What follows belongs to an exercise in optimizing a design on an open flow for small area, a short achievable clock period and few clock cycles per item; a production flow would make more cautious choices.
Function was checked by simulation only, so behaviour that the tests miss may differ from the original.

## flow/flow/run.sh

```bash
#!/bin/bash
# Standard ORFS layout with these changes:
#  - plain buf_1 buffers on the ports (the flow still buffers every port),
#  - pins at one-track spacing, so that the die can be small, with the clock
#    pin placed first and kept clear of its neighbours.
# Each tool's output goes to a log file of its own in this folder.
set -euo pipefail
bash standard.sh \
  'BUFFER_PORTS_ARGS=-buffer_cell sky130_fd_sc_hd__buf_1' \
  'PLACE_PINS_ARGS=-min_distance 1 -min_distance_in_tracks -exclude bottom:176-184' \
  "PRE_IO_PLACEMENT_TCL=$PWD/flow/pre_io.tcl" \
  finish > make_finish.log 2>&1
```

## flow/standard.sh

```bash
#!/bin/bash
# synth_recipe.tcl (not shown) runs the flow's synth.tcl, then flattens the netlist and writes it again
# the make line also repeats each setting of config.mk as NAME=value (left out here)
make -C /OpenROAD-flow-scripts/flow DESIGN_CONFIG=/design/flow/config.mk WORK_HOME=/design/flow/orfs CLKGATE_MAP_FILE= SYNTH_SCRIPT=/design/flow/synth_recipe.tcl "${@:-finish}"
```

## flow/config.mk

```make
export PLATFORM = sky130hd
export DESIGN_NAME = axilxbar
export DESIGN_NICKNAME = axilxbar
export VERILOG_FILES = /design/flow/design.v
export SDC_FILE = /design/flow/constraint.sdc
export NUM_CORES = 4
export LEC_CHECK = 0
export CAP_MARGIN = 20
export CORE_AREA = 4 4 356 356
export DIE_AREA = 0 0 360 360
export PLACE_DENSITY = 0.6
export SETUP_SLACK_MARGIN = 0.3
export SLEW_MARGIN = 20
```

## flow/flow/pre_io.tcl

```tcl
# Place the clock pin first, mid-way along the bottom edge; place_pins then
# keeps the other pins out of a short stretch around it (PLACE_PINS_ARGS).
place_pin -pin_name S_AXI_ACLK -layer met2 -location {180.09 0.242} -force_to_die_boundary
```

## flow/design.v

```verilog
`resetall
`timescale 1ns / 1ps
`default_nettype none
module skidbuffer #(
		parameter	[0:0]	OPT_LOWPOWER = 0,
		parameter	[0:0]	OPT_OUTREG = 1,
		parameter	[0:0]	OPT_PASSTHROUGH = 0,
		parameter		DW = 8,
		parameter	[0:0]	OPT_INITIAL = 1'b1
	) (
		input	wire			i_clk, i_reset,
		input	wire			i_valid,
		output	wire			o_ready,
		input	wire	[DW-1:0]	i_data,
		output	wire			o_valid,
		input	wire			i_ready,
		output	reg	[DW-1:0]	o_data
	);
	wire	[DW-1:0]	w_data;
	generate if (OPT_PASSTHROUGH)
	begin : PASSTHROUGH
		assign	{ o_valid, o_ready } = { i_valid, i_ready };
		always @(*)
		if (!i_valid && OPT_LOWPOWER)
			o_data = 0;
		else
			o_data = i_data;
		assign	w_data = 0;
		/*verilator lint_off UNUSED*/
		wire	unused_passthrough;
		assign	unused_passthrough = &{ 1'b0, i_clk, i_reset };
		/*verilator lint_on UNUSED*/
	end else begin : LOGIC
		reg			r_valid;
		reg	[DW-1:0]	r_data;
		always @(posedge i_clk)
		if (i_reset)
			r_valid <= 0;
		else if ((i_valid && o_ready) && (o_valid && !i_ready))
			r_valid <= 1;
		else if (i_ready)
			r_valid <= 0;
		always @(posedge i_clk)
		if (OPT_LOWPOWER && i_reset)
			r_data <= 0;
		else if (OPT_LOWPOWER && (!o_valid || i_ready))
			r_data <= 0;
		else if ((!OPT_LOWPOWER || !OPT_OUTREG || i_valid) && o_ready)
			r_data <= i_data;
		assign	w_data = r_data;
		assign o_ready = !r_valid;
		if (!OPT_OUTREG)
		begin : NET_OUTPUT
			assign	o_valid = !i_reset && (i_valid || r_valid);
			always @(*)
			if (r_valid)
				o_data = r_data;
			else if (!OPT_LOWPOWER || i_valid)
				o_data = i_data;
			else
				o_data = 0;
		end else begin : REG_OUTPUT
			reg	ro_valid;
			always @(posedge i_clk)
			if (i_reset)
				ro_valid <= 0;
			else if (!o_valid || i_ready)
				ro_valid <= (i_valid || r_valid);
			assign	o_valid = ro_valid;
			always @(posedge i_clk)
			if (OPT_LOWPOWER && i_reset)
				o_data <= 0;
			else if (!o_valid || i_ready)
			begin
				if (r_valid)
					o_data <= r_data;
				else if (!OPT_LOWPOWER || i_valid)
					o_data <= i_data;
				else
					o_data <= 0;
			end
		end
	end endgenerate
	/*verilator lint_off UNUSED*/
	wire	unused;
	assign	unused = &{ 1'b0, w_data };
	/*verilator lint_on UNUSED*/
endmodule
`resetall
`timescale 1ns / 1ps
`default_nettype	none
module	addrdecode #(
		parameter	NS=8,
		parameter	AW = 32, DW=32+32/8+1+1,
		parameter	[NS*AW-1:0]	SLAVE_ADDR = {
				{ 3'b111,  {(AW-3){1'b0}} },
				{ 3'b110,  {(AW-3){1'b0}} },
				{ 3'b101,  {(AW-3){1'b0}} },
				{ 3'b100,  {(AW-3){1'b0}} },
				{ 3'b011,  {(AW-3){1'b0}} },
				{ 3'b010,  {(AW-3){1'b0}} },
				{ 4'b0010, {(AW-4){1'b0}} },
				{ 4'b0000, {(AW-4){1'b0}} }},
		parameter	[NS*AW-1:0]	SLAVE_MASK = (NS <= 1) ? 0
			: { {(NS-2){ 3'b111, {(AW-3){1'b0}} }},
				{(2){ 4'b1111, {(AW-4){1'b0}} }} },
		parameter	[NS-1:0]	ACCESS_ALLOWED = -1,
		parameter [0:0]	OPT_REGISTERED = 0,
		parameter [0:0]	OPT_LOWPOWER = 0
	) (
		input	wire			i_clk, i_reset,
		input	wire			i_valid,
		output	reg			o_stall,
		input	wire	[AW-1:0]	i_addr,
		input	wire	[DW-1:0]	i_data,
		output	reg			o_valid,
		input	wire			i_stall,
		output	reg	[NS:0]		o_decode,
		output	reg	[AW-1:0]	o_addr,
		output	reg	[DW-1:0]	o_data
	);
	localparam [0:0] OPT_NONESEL = (!ACCESS_ALLOWED[0])
					|| (SLAVE_MASK[AW-1:0] != 0);
	wire	[NS:0]		request;
	reg	[NS-1:0]	prerequest;
	integer			iM;
	always @(*)
	for(iM=0; iM<NS; iM=iM+1)
		prerequest[iM] = (((i_addr ^ SLAVE_ADDR[iM*AW +: AW])
				&SLAVE_MASK[iM*AW +: AW])==0)
			&&(ACCESS_ALLOWED[iM]);
	generate if (OPT_NONESEL)
	begin : NO_DEFAULT_REQUEST
		reg	[NS-1:0]	r_request;
		always @(*)
		begin
			for(iM=0; iM<NS; iM=iM+1)
				r_request[iM] = i_valid && prerequest[iM];
			if (!OPT_NONESEL && (NS > 1 && |prerequest[NS-1:1]))
				r_request[0] = 1'b0;
		end
		assign	request[NS-1:0] = r_request;
	end else if (NS == 1)
	begin : SINGLE_SLAVE
		assign request[0] = i_valid;
	end else begin : GENERAL_CASE
		reg	[NS-1:0]	r_request;
		always @(*)
		begin
			for(iM=0; iM<NS; iM=iM+1)
				r_request[iM] = i_valid && prerequest[iM];
			if (!OPT_NONESEL && (NS > 1 && |prerequest[NS-1:1]))
				r_request[0] = 1'b0;
		end
		assign	request[NS-1:0] = r_request;
	end endgenerate
	generate if (OPT_NONESEL)
	begin : GENERATE_NONSEL_SLAVE
		reg	r_request_NS, r_none_sel;
		always @(*)
		begin
			r_none_sel = i_valid && (prerequest == 0);
			r_request_NS = r_none_sel;
		end
		assign request[NS] = r_request_NS;
	end else begin : NO_NONESEL_SLAVE
		assign request[NS] = 1'b0;
	end endgenerate
	generate if (OPT_REGISTERED)
	begin : GEN_REG_OUTPUTS
		always @(posedge i_clk)
		if (i_reset)
			o_valid <= 0;
		else if (!o_stall)
			o_valid <= i_valid;
		always @(posedge i_clk)
		if (i_reset && OPT_LOWPOWER)
		begin
			o_addr   <= 0;
			o_data   <= 0;
		end else if ((!o_valid || !i_stall)
				 && (i_valid || !OPT_LOWPOWER))
		begin
			o_addr   <= i_addr;
			o_data   <= i_data;
		end else if (OPT_LOWPOWER && !i_stall)
		begin
			o_addr   <= 0;
			o_data   <= 0;
		end
		always @(posedge i_clk)
		if (i_reset)
			o_decode <= 0;
		else if ((!o_valid || !i_stall)
				 && (i_valid || !OPT_LOWPOWER))
			o_decode <= request;
		else if (OPT_LOWPOWER && !i_stall)
			o_decode <= 0;
		always @(*)
			o_stall = (o_valid && i_stall);
	end else begin : GEN_COMBINATORIAL_OUTPUTS
		always @(*)
		begin
			o_valid = i_valid;
			o_stall = i_stall;
			o_addr  = i_addr;
			o_data  = i_data;
			o_decode = request;
		end
		/*verilator lint_off UNUSED*/
		wire	unused;
		assign	unused = &{ 1'b0,
				i_clk,
				i_reset };
		/*verilator lint_on UNUSED*/
	end endgenerate
endmodule
`default_nettype wire
`default_nettype none
module	axilxbar #(
		parameter integer C_AXI_DATA_WIDTH = 32,
		parameter integer C_AXI_ADDR_WIDTH = 32,
		parameter	NM = 4,
		parameter	NS = 8
	) (
		input	wire	S_AXI_ACLK,
		input	wire	S_AXI_ARESETN,
		input	wire	[NM-1:0]			S_AXI_AWVALID,
		output	wire	[NM-1:0]			S_AXI_AWREADY,
		input	wire	[NM*C_AXI_ADDR_WIDTH-1:0]	S_AXI_AWADDR,
		input	wire	[NM*3-1:0]			S_AXI_AWPROT,
		input	wire	[NM-1:0]			S_AXI_WVALID,
		output	wire	[NM-1:0]			S_AXI_WREADY,
		input	wire	[NM*C_AXI_DATA_WIDTH-1:0]	S_AXI_WDATA,
		input	wire	[NM*C_AXI_DATA_WIDTH/8-1:0]	S_AXI_WSTRB,
		output	wire	[NM-1:0]			S_AXI_BVALID,
		input	wire	[NM-1:0]			S_AXI_BREADY,
		output	wire	[NM*2-1:0]			S_AXI_BRESP,
		input	wire	[NM-1:0]			S_AXI_ARVALID,
		output	wire	[NM-1:0]			S_AXI_ARREADY,
		input	wire	[NM*C_AXI_ADDR_WIDTH-1:0]	S_AXI_ARADDR,
		input	wire	[NM*3-1:0]			S_AXI_ARPROT,
		output	wire	[NM-1:0]			S_AXI_RVALID,
		input	wire	[NM-1:0]			S_AXI_RREADY,
		output	wire	[NM*C_AXI_DATA_WIDTH-1:0]	S_AXI_RDATA,
		output	wire	[NM*2-1:0]			S_AXI_RRESP,
		output	wire	[NS*C_AXI_ADDR_WIDTH-1:0]	M_AXI_AWADDR,
		output	wire	[NS*3-1:0]			M_AXI_AWPROT,
		output	wire	[NS-1:0]			M_AXI_AWVALID,
		input	wire	[NS-1:0]			M_AXI_AWREADY,
		output	wire	[NS*C_AXI_DATA_WIDTH-1:0]	M_AXI_WDATA,
		output	wire	[NS*C_AXI_DATA_WIDTH/8-1:0]	M_AXI_WSTRB,
		output	wire	[NS-1:0]			M_AXI_WVALID,
		input	wire	[NS-1:0]			M_AXI_WREADY,
		input	wire	[NS*2-1:0]			M_AXI_BRESP,
		input	wire	[NS-1:0]			M_AXI_BVALID,
		output	wire	[NS-1:0]			M_AXI_BREADY,
		output	wire	[NS*C_AXI_ADDR_WIDTH-1:0]	M_AXI_ARADDR,
		output	wire	[NS*3-1:0]			M_AXI_ARPROT,
		output	wire	[NS-1:0]			M_AXI_ARVALID,
		input	wire	[NS-1:0]			M_AXI_ARREADY,
		input	wire	[NS*C_AXI_DATA_WIDTH-1:0]	M_AXI_RDATA,
		input	wire	[NS*2-1:0]			M_AXI_RRESP,
		input	wire	[NS-1:0]			M_AXI_RVALID,
		output	wire	[NS-1:0]			M_AXI_RREADY
	);
	localparam	AW = C_AXI_ADDR_WIDTH;
	localparam	DW = C_AXI_DATA_WIDTH;
	localparam	SW = DW/8;
	localparam	NT = NS+1;	 
	localparam	ERR = NS;
	integer	m, s, j;
	function [NT-1:0] decode;
		input	[3:0]	a;
		integer	k;
		begin
			decode[0] = (a == 4'b0000);
			decode[1] = (a == 4'b0001);
			for(k=2; k<NS; k=k+1)
				decode[k] = (a[3:1] == k);
			decode[ERR] = (a[3:1] == 3'b001);
		end
	endfunction
	reg	[2:0]		awserved	[0:NM-1];
	reg	[2:0]		arserved	[0:NM-1];
	reg	[NM-1:0]	awpri	[0:NM-1];	 
	reg	[NM-1:0]	arpri	[0:NM-1];
	reg	[2:0]		nserved;
	always @(*)
	for(j=0; j<NM; j=j+1)
	for(m=0; m<NM; m=m+1)
	begin
		awpri[j][m] = (awserved[j] < awserved[m])
			|| (awserved[j] == awserved[m] && j < m);
		arpri[j][m] = (arserved[j] < arserved[m])
			|| (arserved[j] == arserved[m] && j < m);
	end
	always @(posedge S_AXI_ACLK)
	if (!S_AXI_ARESETN)
	begin
		for(m=0; m<NM; m=m+1)
		begin
			awserved[m] <= 0;
			arserved[m] <= 0;
		end
	end else begin
		for(m=0; m<NM; m=m+1)
		begin
			nserved = awserved[m];
			if (awhs[m] && nserved != 7)
				nserved = nserved + 1;
			if (awserved[0] != 0 && awserved[1] != 0
				&& awserved[2] != 0 && awserved[3] != 0)
				nserved = nserved - 1;
			awserved[m] <= nserved;
			nserved = arserved[m];
			if (arhs[m] && nserved != 7)
				nserved = nserved + 1;
			if (arserved[0] != 0 && arserved[1] != 0
				&& arserved[2] != 0 && arserved[3] != 0)
				nserved = nserved - 1;
			arserved[m] <= nserved;
		end
	end
	reg	[NM-1:0]	wmv0, wmv1, wmd0, wmd1;
	reg	[3:0]		wmt0	[0:NM-1];
	reg	[3:0]		wmt1	[0:NM-1];
	reg	[NM-1:0]	wmlead;			 
	reg	[NS-1:0]	wsv0, wsv1, wsd0, wsd1;
	reg	[1:0]		wsm0	[0:NS-1];
	reg	[1:0]		wsm1	[0:NS-1];
	reg	[NS-1:0]	wslead;
	reg	[NS-1:0]	awlock;			 
	reg	[1:0]		awptr	[0:NS-1];	 
	reg	[NT-1:0]	awdec	[0:NM-1];
	reg	[NT-1:0]	awelig	[0:NM-1];
	reg	[NT-1:0]	awcand	[0:NM-1];
	reg	[NT-1:0]	awgrant	[0:NM-1];
	reg	[NT-1:0]	wsel	[0:NM-1];
	reg	[NT-1:0]	bsel	[0:NM-1];
	reg	[NM-1:0]	awready, wready, awhs, whs, bvalid, bhs;
	reg	[NM-1:0]	wmneed, wmnew;
	reg	[NS-1:0]	mawvalid, mawhs, mwvalid, mwhs, mbready, mbhs;
	reg	[NS-1:0]	wsneed;
	reg	[1:0]		bresp	[0:NM-1];
	reg	[3:0]		wtgt	[0:NM-1];	 
	reg	[1:0]		wmst	[0:NS-1];	 
	reg	[NS-1:0]	wsnew;
	reg	[3:0]		newt	[0:NM-1];
	reg	[1:0]		newm	[0:NS-1];
	always @(*)
	begin
		for(m=0; m<NM; m=m+1)
		begin
			wmneed[m] = (wmv0[m] && !wmd0[m]) || (wmv1[m] && !wmd1[m]);
			wtgt[m] = (!wmd0[m]) ? wmt0[m] : wmt1[m];
		end
		for(s=0; s<NS; s=s+1)
		begin
			wsneed[s] = (wsv0[s] && !wsd0[s]) || (wsv1[s] && !wsd1[s]);
			wmst[s] = (!wsd0[s]) ? wsm0[s] : wsm1[s];
		end
		for(m=0; m<NM; m=m+1)
		begin
			for(s=0; s<NS; s=s+1)
				awelig[m][s] = !wmv1[m] && !wsv1[s]
					&& (!awlock[s] || awptr[s] == m);
			awelig[m][ERR] = !wmv1[m];
		end
		for(m=0; m<NM; m=m+1)
		begin
			awdec[m]  = decode(S_AXI_AWADDR[m*AW+AW-4 +: 4]);
			awcand[m] = awdec[m] & awelig[m] & {(NT){S_AXI_AWVALID[m]}};
		end
		for(m=0; m<NM; m=m+1)
		begin
			for(s=0; s<NS; s=s+1)
			begin
				awgrant[m][s] = awcand[m][s];
				for(j=0; j<NM; j=j+1)
				if (j != m && awcand[j][s] && awpri[j][m])
					awgrant[m][s] = 1'b0;
			end
			awgrant[m][ERR] = awcand[m][ERR];
		end
		for(s=0; s<NS; s=s+1)
		begin
			mawvalid[s] = 1'b0;
			for(m=0; m<NM; m=m+1)
				mawvalid[s] = mawvalid[s] || awgrant[m][s];
			mawhs[s] = mawvalid[s] && M_AXI_AWREADY[s];
		end
		for(m=0; m<NM; m=m+1)
		begin
			awready[m] = awgrant[m][ERR]
				|| |(awgrant[m][NS-1:0] & M_AXI_AWREADY);
			awhs[m] = awready[m];
			wsel[m] = 0;
			if (wmneed[m])
			begin
				if (wtgt[m] == ERR)
					wsel[m][ERR] = 1'b1;
				for(s=0; s<NS; s=s+1)
				if (wtgt[m] == s && wsneed[s] && wmst[s] == m)
					wsel[m][s] = 1'b1;
			end else if (!wmlead[m])
			begin
				wsel[m][ERR] = awgrant[m][ERR];
				for(s=0; s<NS; s=s+1)
					wsel[m][s] = awgrant[m][s] && !wsneed[s]
							&& !wslead[s];
			end
			wready[m] = wsel[m][ERR]
				|| |(wsel[m][NS-1:0] & M_AXI_WREADY);
			whs[m] = wready[m] && S_AXI_WVALID[m];
			wmnew[m] = whs[m] && !wmneed[m];
			bsel[m] = 0;
			if (wmv0[m])
			begin
				if (wmt0[m] == ERR)
					bsel[m][ERR] = wmd0[m];
				for(s=0; s<NS; s=s+1)
				if (wmt0[m] == s && wsv0[s] && wsm0[s] == m)
					bsel[m][s] = 1'b1;
			end
			bvalid[m] = bsel[m][ERR]
				|| |(bsel[m][NS-1:0] & M_AXI_BVALID);
			bhs[m] = bvalid[m] && S_AXI_BREADY[m];
			bresp[m] = bsel[m][ERR] ? 2'b11 : 2'b00;
			for(s=0; s<NS; s=s+1)
				bresp[m] = bresp[m]
					| (M_AXI_BRESP[s*2 +: 2] & {(2){bsel[m][s]}});
			newt[m] = 0;
			for(s=0; s<NT; s=s+1)
			if (awgrant[m][s])
				newt[m] = newt[m] | s;
		end
		for(s=0; s<NS; s=s+1)
		begin
			mwvalid[s] = 1'b0;
			mbready[s] = 1'b0;
			wsnew[s] = 1'b0;
			newm[s] = 0;
			for(m=0; m<NM; m=m+1)
			begin
				mwvalid[s] = mwvalid[s]
					|| (wsel[m][s] && S_AXI_WVALID[m]);
				mbready[s] = mbready[s]
					|| (bsel[m][s] && S_AXI_BREADY[m]);
				if (awgrant[m][s])
					newm[s] = newm[s] | m;
			end
			mwhs[s] = mwvalid[s] && M_AXI_WREADY[s];
			mbhs[s] = mbready[s] && M_AXI_BVALID[s];
			wsnew[s] = mwhs[s] && !wsneed[s];
		end
	end
	reg	v0, v1, d0, d1;
	always @(posedge S_AXI_ACLK)
	begin
		for(m=0; m<NM; m=m+1)
		begin
			v0 = wmv0[m]; v1 = wmv1[m]; d0 = wmd0[m]; d1 = wmd1[m];
			if (bhs[m])
			begin
				v0 = v1; d0 = d1; v1 = 1'b0;
				wmt0[m] <= wmt1[m];
			end
			if (whs[m] && !wmnew[m])
			begin
				if (!d0) d0 = 1'b1; else d1 = 1'b1;
			end
			if (awhs[m])
			begin
				if (!v0)
				begin
					v0 = 1'b1; d0 = wmnew[m] || wmlead[m];
					wmt0[m] <= newt[m];
				end else begin
					v1 = 1'b1; d1 = wmnew[m] || wmlead[m];
					wmt1[m] <= newt[m];
				end
			end
			if (!S_AXI_ARESETN)
			begin
				v0 = 1'b0; v1 = 1'b0; wmlead[m] <= 1'b0;
			end else if (wmnew[m] && !awhs[m])
				wmlead[m] <= 1'b1;
			else if (awhs[m])
				wmlead[m] <= 1'b0;
			wmv0[m] <= v0; wmv1[m] <= v1; wmd0[m] <= d0; wmd1[m] <= d1;
		end
		for(s=0; s<NS; s=s+1)
		begin
			v0 = wsv0[s]; v1 = wsv1[s]; d0 = wsd0[s]; d1 = wsd1[s];
			if (mbhs[s])
			begin
				v0 = v1; d0 = d1; v1 = 1'b0;
				wsm0[s] <= wsm1[s];
			end
			if (mwhs[s] && !wsnew[s])
			begin
				if (!d0) d0 = 1'b1; else d1 = 1'b1;
			end
			if (mawhs[s])
			begin
				if (!v0)
				begin
					v0 = 1'b1; d0 = wsnew[s] || wslead[s];
					wsm0[s] <= newm[s];
				end else begin
					v1 = 1'b1; d1 = wsnew[s] || wslead[s];
					wsm1[s] <= newm[s];
				end
			end
			if (!S_AXI_ARESETN)
			begin
				v0 = 1'b0; v1 = 1'b0; wslead[s] <= 1'b0;
				awlock[s] <= 1'b0; awptr[s] <= 0;
			end else begin
				if (wsnew[s] && !mawhs[s])
					wslead[s] <= 1'b1;
				else if (mawhs[s])
					wslead[s] <= 1'b0;
				awlock[s] <= mawvalid[s] && !M_AXI_AWREADY[s];
				if (mawvalid[s])
					awptr[s] <= newm[s];
			end
			wsv0[s] <= v0; wsv1[s] <= v1; wsd0[s] <= d0; wsd1[s] <= d1;
		end
	end
	reg	[NM-1:0]	rmv0, rmv1;
	reg	[3:0]		rmt0	[0:NM-1];
	reg	[3:0]		rmt1	[0:NM-1];
	reg	[NS-1:0]	rsv0, rsv1;
	reg	[1:0]		rsm0	[0:NS-1];
	reg	[1:0]		rsm1	[0:NS-1];
	reg	[NS-1:0]	arlock;
	reg	[1:0]		arptr	[0:NS-1];
	reg	[NT-1:0]	ardec	[0:NM-1];
	reg	[NT-1:0]	arelig	[0:NM-1];
	reg	[NT-1:0]	arcand	[0:NM-1];
	reg	[NT-1:0]	argrant	[0:NM-1];
	reg	[NT-1:0]	rsel	[0:NM-1];
	reg	[NM-1:0]	arready, arhs, rvalid, rhs;
	reg	[NS-1:0]	marvalid, marhs, mrready, mrhs;
	reg	[1:0]		rresp	[0:NM-1];
	reg	[DW-1:0]	rdata	[0:NM-1];
	reg	[3:0]		rnewt	[0:NM-1];
	reg	[1:0]		rnewm	[0:NS-1];
	always @(*)
	begin
		for(m=0; m<NM; m=m+1)
		begin
			for(s=0; s<NS; s=s+1)
				arelig[m][s] = !rmv1[m] && !rsv1[s]
					&& (!arlock[s] || arptr[s] == m);
			arelig[m][ERR] = !rmv1[m];
		end
		for(m=0; m<NM; m=m+1)
		begin
			ardec[m]  = decode(S_AXI_ARADDR[m*AW+AW-4 +: 4]);
			arcand[m] = ardec[m] & arelig[m] & {(NT){S_AXI_ARVALID[m]}};
		end
		for(m=0; m<NM; m=m+1)
		begin
			for(s=0; s<NS; s=s+1)
			begin
				argrant[m][s] = arcand[m][s];
				for(j=0; j<NM; j=j+1)
				if (j != m && arcand[j][s] && arpri[j][m])
					argrant[m][s] = 1'b0;
			end
			argrant[m][ERR] = arcand[m][ERR];
		end
		for(s=0; s<NS; s=s+1)
		begin
			marvalid[s] = 1'b0;
			rnewm[s] = 0;
			for(m=0; m<NM; m=m+1)
			begin
				marvalid[s] = marvalid[s] || argrant[m][s];
				if (argrant[m][s])
					rnewm[s] = rnewm[s] | m;
			end
			marhs[s] = marvalid[s] && M_AXI_ARREADY[s];
		end
		for(m=0; m<NM; m=m+1)
		begin
			arready[m] = argrant[m][ERR]
				|| |(argrant[m][NS-1:0] & M_AXI_ARREADY);
			arhs[m] = arready[m];
			rnewt[m] = 0;
			for(s=0; s<NT; s=s+1)
			if (argrant[m][s])
				rnewt[m] = rnewt[m] | s;
			rsel[m] = 0;
			if (rmv0[m])
			begin
				if (rmt0[m] == ERR)
					rsel[m][ERR] = 1'b1;
				for(s=0; s<NS; s=s+1)
				if (rmt0[m] == s && rsv0[s] && rsm0[s] == m)
					rsel[m][s] = 1'b1;
			end
			rvalid[m] = rsel[m][ERR]
				|| |(rsel[m][NS-1:0] & M_AXI_RVALID);
			rhs[m] = rvalid[m] && S_AXI_RREADY[m];
			rresp[m] = rsel[m][ERR] ? 2'b11 : 2'b00;
			rdata[m] = 0;
			for(s=0; s<NS; s=s+1)
			begin
				rresp[m] = rresp[m]
					| (M_AXI_RRESP[s*2 +: 2] & {(2){rsel[m][s]}});
				rdata[m] = rdata[m]
					| (M_AXI_RDATA[s*DW +: DW] & {(DW){rsel[m][s]}});
			end
		end
		for(s=0; s<NS; s=s+1)
		begin
			mrready[s] = 1'b0;
			for(m=0; m<NM; m=m+1)
				mrready[s] = mrready[s]
					|| (rsel[m][s] && S_AXI_RREADY[m]);
			mrhs[s] = mrready[s] && M_AXI_RVALID[s];
		end
	end
	reg	u0, u1;
	always @(posedge S_AXI_ACLK)
	begin
		for(m=0; m<NM; m=m+1)
		begin
			u0 = rmv0[m]; u1 = rmv1[m];
			if (rhs[m])
			begin
				u0 = u1; u1 = 1'b0;
				rmt0[m] <= rmt1[m];
			end
			if (arhs[m])
			begin
				if (!u0)
				begin
					u0 = 1'b1;
					rmt0[m] <= rnewt[m];
				end else begin
					u1 = 1'b1;
					rmt1[m] <= rnewt[m];
				end
			end
			if (!S_AXI_ARESETN)
			begin
				u0 = 1'b0; u1 = 1'b0;
			end
			rmv0[m] <= u0; rmv1[m] <= u1;
		end
		for(s=0; s<NS; s=s+1)
		begin
			u0 = rsv0[s]; u1 = rsv1[s];
			if (mrhs[s])
			begin
				u0 = u1; u1 = 1'b0;
				rsm0[s] <= rsm1[s];
			end
			if (marhs[s])
			begin
				if (!u0)
				begin
					u0 = 1'b1;
					rsm0[s] <= rnewm[s];
				end else begin
					u1 = 1'b1;
					rsm1[s] <= rnewm[s];
				end
			end
			if (!S_AXI_ARESETN)
			begin
				u0 = 1'b0; u1 = 1'b0;
				arlock[s] <= 1'b0; arptr[s] <= 0;
			end else begin
				arlock[s] <= marvalid[s] && !M_AXI_ARREADY[s];
				if (marvalid[s])
					arptr[s] <= rnewm[s];
			end
			rsv0[s] <= u0; rsv1[s] <= u1;
		end
	end
	reg	[AW-1:0]	awaddr	[0:NS-1];
	reg	[2:0]		awprot	[0:NS-1];
	reg	[DW-1:0]	wdata	[0:NS-1];
	reg	[SW-1:0]	wstrb	[0:NS-1];
	reg	[AW-1:0]	araddr	[0:NS-1];
	reg	[2:0]		arprot	[0:NS-1];
	always @(*)
	for(s=0; s<NS; s=s+1)
	begin
		awaddr[s] = 0; awprot[s] = 0;
		wdata[s]  = 0; wstrb[s]  = 0;
		araddr[s] = 0; arprot[s] = 0;
		for(m=0; m<NM; m=m+1)
		begin
			if (awgrant[m][s])
			begin
				awaddr[s] = awaddr[s] | S_AXI_AWADDR[m*AW +: AW];
				awprot[s] = awprot[s] | S_AXI_AWPROT[m*3 +: 3];
			end
			if (wsel[m][s])
			begin
				wdata[s] = wdata[s] | S_AXI_WDATA[m*DW +: DW];
				wstrb[s] = wstrb[s] | S_AXI_WSTRB[m*SW +: SW];
			end
			if (argrant[m][s])
			begin
				araddr[s] = araddr[s] | S_AXI_ARADDR[m*AW +: AW];
				arprot[s] = arprot[s] | S_AXI_ARPROT[m*3 +: 3];
			end
		end
		if (s < 2)
		begin
			awaddr[s][AW-1:AW-4] = s;
			araddr[s][AW-1:AW-4] = s;
		end else begin
			awaddr[s][AW-1:AW-3] = s;
			araddr[s][AW-1:AW-3] = s;
		end
	end
	genvar	gs, gm;
	generate for(gs=0; gs<NS; gs=gs+1)
	begin : SLAVE_PORTS
		assign	M_AXI_AWVALID[gs]           = mawvalid[gs];
		assign	M_AXI_AWADDR[gs*AW +: AW]   = awaddr[gs];
		assign	M_AXI_AWPROT[gs*3 +: 3]     = awprot[gs];
		assign	M_AXI_WVALID[gs]            = mwvalid[gs];
		assign	M_AXI_WDATA[gs*DW +: DW]    = wdata[gs];
		assign	M_AXI_WSTRB[gs*SW +: SW]    = wstrb[gs];
		assign	M_AXI_BREADY[gs]            = mbready[gs];
		assign	M_AXI_ARVALID[gs]           = marvalid[gs];
		assign	M_AXI_ARADDR[gs*AW +: AW]   = araddr[gs];
		assign	M_AXI_ARPROT[gs*3 +: 3]     = arprot[gs];
		assign	M_AXI_RREADY[gs]            = mrready[gs];
	end endgenerate
	generate for(gm=0; gm<NM; gm=gm+1)
	begin : MASTER_PORTS
		assign	S_AXI_AWREADY[gm]           = awready[gm];
		assign	S_AXI_WREADY[gm]            = wready[gm];
		assign	S_AXI_BVALID[gm]            = bvalid[gm];
		assign	S_AXI_BRESP[gm*2 +: 2]      = bresp[gm];
		assign	S_AXI_ARREADY[gm]           = arready[gm];
		assign	S_AXI_RVALID[gm]            = rvalid[gm];
		assign	S_AXI_RDATA[gm*DW +: DW]    = rdata[gm];
		assign	S_AXI_RRESP[gm*2 +: 2]      = rresp[gm];
	end endgenerate
endmodule
```

## flow/constraint.sdc

```tcl
create_clock -name core_clock -period 5.5 [get_ports {S_AXI_ACLK}]
set_input_delay 1.1000 -clock core_clock [delete_from_list [all_inputs] [get_ports {S_AXI_ACLK}]]
set_output_delay 1.1000 -clock core_clock [all_outputs]
set_load 0.01 [all_outputs]
```

Fig. 1: routing congestion map
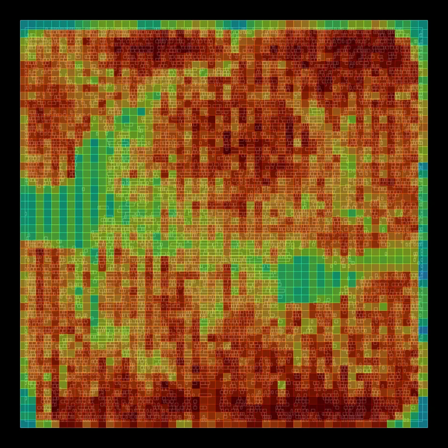
grt met1 use: 0.578
GR Util met2: 0.646

Fig. 2: port wiring
Drawn at 2 px/um.
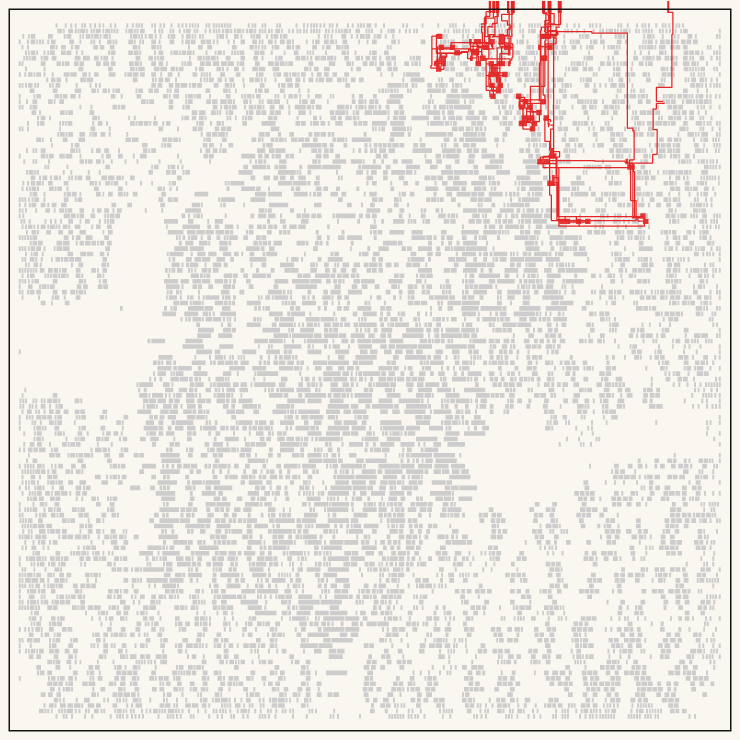
- red: S_AXI_WSTRB (bits 16; direction input; end cells 64; buffers 16; wire 1980 um)
I/O Pins: 1825
port bufs: 1773

Fig. 3: a small window of the routed layout
Window x 260 to 280, y 80 to 100 um. Cells in gray, sequential cells in the stronger gray; small squares are vias.
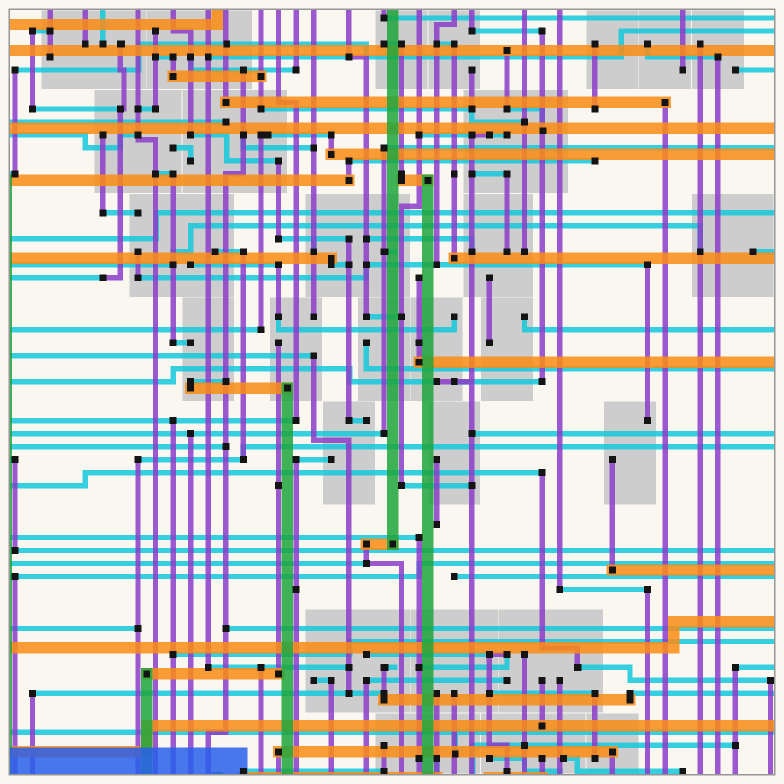
- purple: metal 2
- orange: metal 3
- blue: metal 5
- cyan: metal 1
- green: metal 4
- cells with their middle in the window: 28
- most frequent: buf_1 (14), a22oi_1 (10), nand4_1 (2)
- sequential cells in the window: 0

Fig. 4: cell density map
Drawn at 1 px/um. 36 x 36 tiles, from dark blue (low) to red (high), 0 to 100% covered.
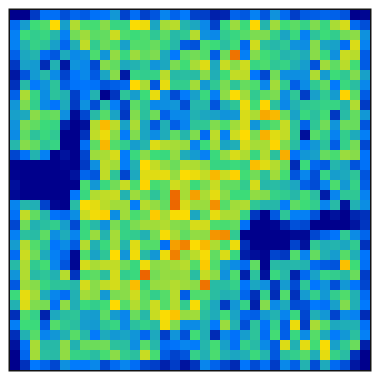
- tiles over 75% full: 3.0%
- fullest tile: 89%
- nearly empty tiles: 5.2%
- mean over tiles: 41%
Core ar.: 122000 um2
post-layout util: 0.447

==> cell families after synthesis <==
| family | Yosys count |
|---|---|
| xor gates and xnor gates | 15 |
| and+or+nand+nor | 2101 |
| adders and majority gates | 68 |
| other | 2 |
| DFF | 284 |
| AOI/OAI and AO/OA | 2729 |
| muxes | 160 |
| buffers and inverters | 1091 |
==> timing repair <==
action                                  in CTS  in global routing
resized for setup                            2                 28
buffers inserted                             0                  5
pin swaps                                    0                  2
endpoints found under the setup margin       2                124
gates cloned                                 0                  1
==> cells in the mapped netlist (all sizes together) (44+ instances only) <==
cell type  number
a222oi         94
nand4         122
nor4           61
a221oi         63
ha             68
nor3          114
a221o          81
edfxtp         64
clkbuf        731
nand2b         97
nand3         100
nor2          244
mux2i          74
inv           131
a22oi        1805
a22o          139
dfxtp         220
a21oi         145
nand2        1058
nor2b          44
buf           227
mux2           82
o21ai          88
==> area by class of cell <==
cell class | count | share of cell area
diodes | 67 | 0.00307
clock buffers | 46 | 0.0173
clock inverters | 16 | 0.00401
inverters | 133 | 0.00916
multi-input cells | 5126 | 0.645
flip-flops and latches | 284 | 0.116
well taps | 1625 | 0.0372
repair buffers | 2033 | 0.169
==> results.ini <==
[finish]
n_fill_cell = 13000
fin_cells = 9330
mostFrequentLayoutCell = a22oi_1
layout_common_cells = a22oi_1 (1805), buf_1 (1767), nand2_1 (1056)
multi_input_area_um2 = 35200
area_delta_synth_final_pct = 21.7

[clock_network]
clk_latency_ns = 0.59
clockBufferDepth = 3
cts_tree = yes
cts_made_buffers = 34
hold_buffers = 0
path_clk_slew_ns = 0.06

[logic_synthesis]
synthCells = 6450
avgSynthCellArea_um2 = 6.96
synthesis.area_um2 = 44900
synth-simple-area-share = 0.225
synth_top_flop_cell = dfxtp_1

[setup_path]
critPathKind = in2out
crit_path_start = S_AXI_AWADDR[31]
startpoint_type = primary input
end_kind = primary output
worstReg2RegEnd = awserved[1][2]
path_delay_family = simple AND/OR/NAND/NOR gates
crit_arrival_ns = 4.21
crit_buf_inv = 3

[power_and_ir_drop]
power_frac_comb = 0.480
power_w = 0.0101
clkPwrFrac = 0.238
p_per_area_nw_per_um2 = 185
power.group.top = combinational logic
switchingPower_w = 0.00482
vdd_ir_drop_max_mv = 0.202

[drt]
dr.pass1.iters = 17
wl_met2_um = 128000
vias = 69207
wl_met1_um = 117000
ant_nets = 0
drt-initial-drc-count = 15207

[min_path]
min-delay-start = arptr[2][1]
whs_path_depth = 2
hp-class = reg2reg
hold_path_end = arptr[2][1]

[global_routing]
grt_pass1_wl_um = 458000

[die]
die_y_um = 360

[sta]
timing.hold.ws_ns = 0.504
rsz0062_at_grt = true
min_period_ns = 5.31
final-max-slew-violation-count = 0
setup_slack_ns = 0.188
fin_crit_sh = 0.966
slew_headroom = 0.216

[outcome]
status = timing/DRC/antenna clean

[placed_design]
dp_hpwl_um = 222000
gp_congestion = 1.09

[flow_run]
max_cap_violations = 0

Testbench counts, summed over its fixed seeds: cycles 1,039, items 6,144.

==> separate check: timing with driven ports <==
The flow's constraints put no driver on any port. The routed layout listed below was extracted and timed again, unchanged, in two steps. Step 1 sets driving cells, clkbuf_16 on the clock port and buf_2 on the other inputs (assumed; they add their load-dependent delay and slew). Step 2 moves the port delays by t, midway between the first and last clock arrival at a register: inputs arrive t later, outputs are due t later. That takes back most of the time a late clock gives input paths. Slacks: no drivers / after step 1 / after step 2; pairs: no drivers / after step 1.
t, ns: 0.623
slack for setup (ns): 0.188 / 0.159 / 0.159
hold WS [ns]: 0.504 / 0.504 / 0.504
slew at the worst register clock pin (ns): 0.07 / 0.07
pins driven straight from the clock port: 1
After both steps setup and hold are still met in this run. For this run, drivers alone change the setup slack by -0.029 ns; drivers and shift together by -0.029 ns.
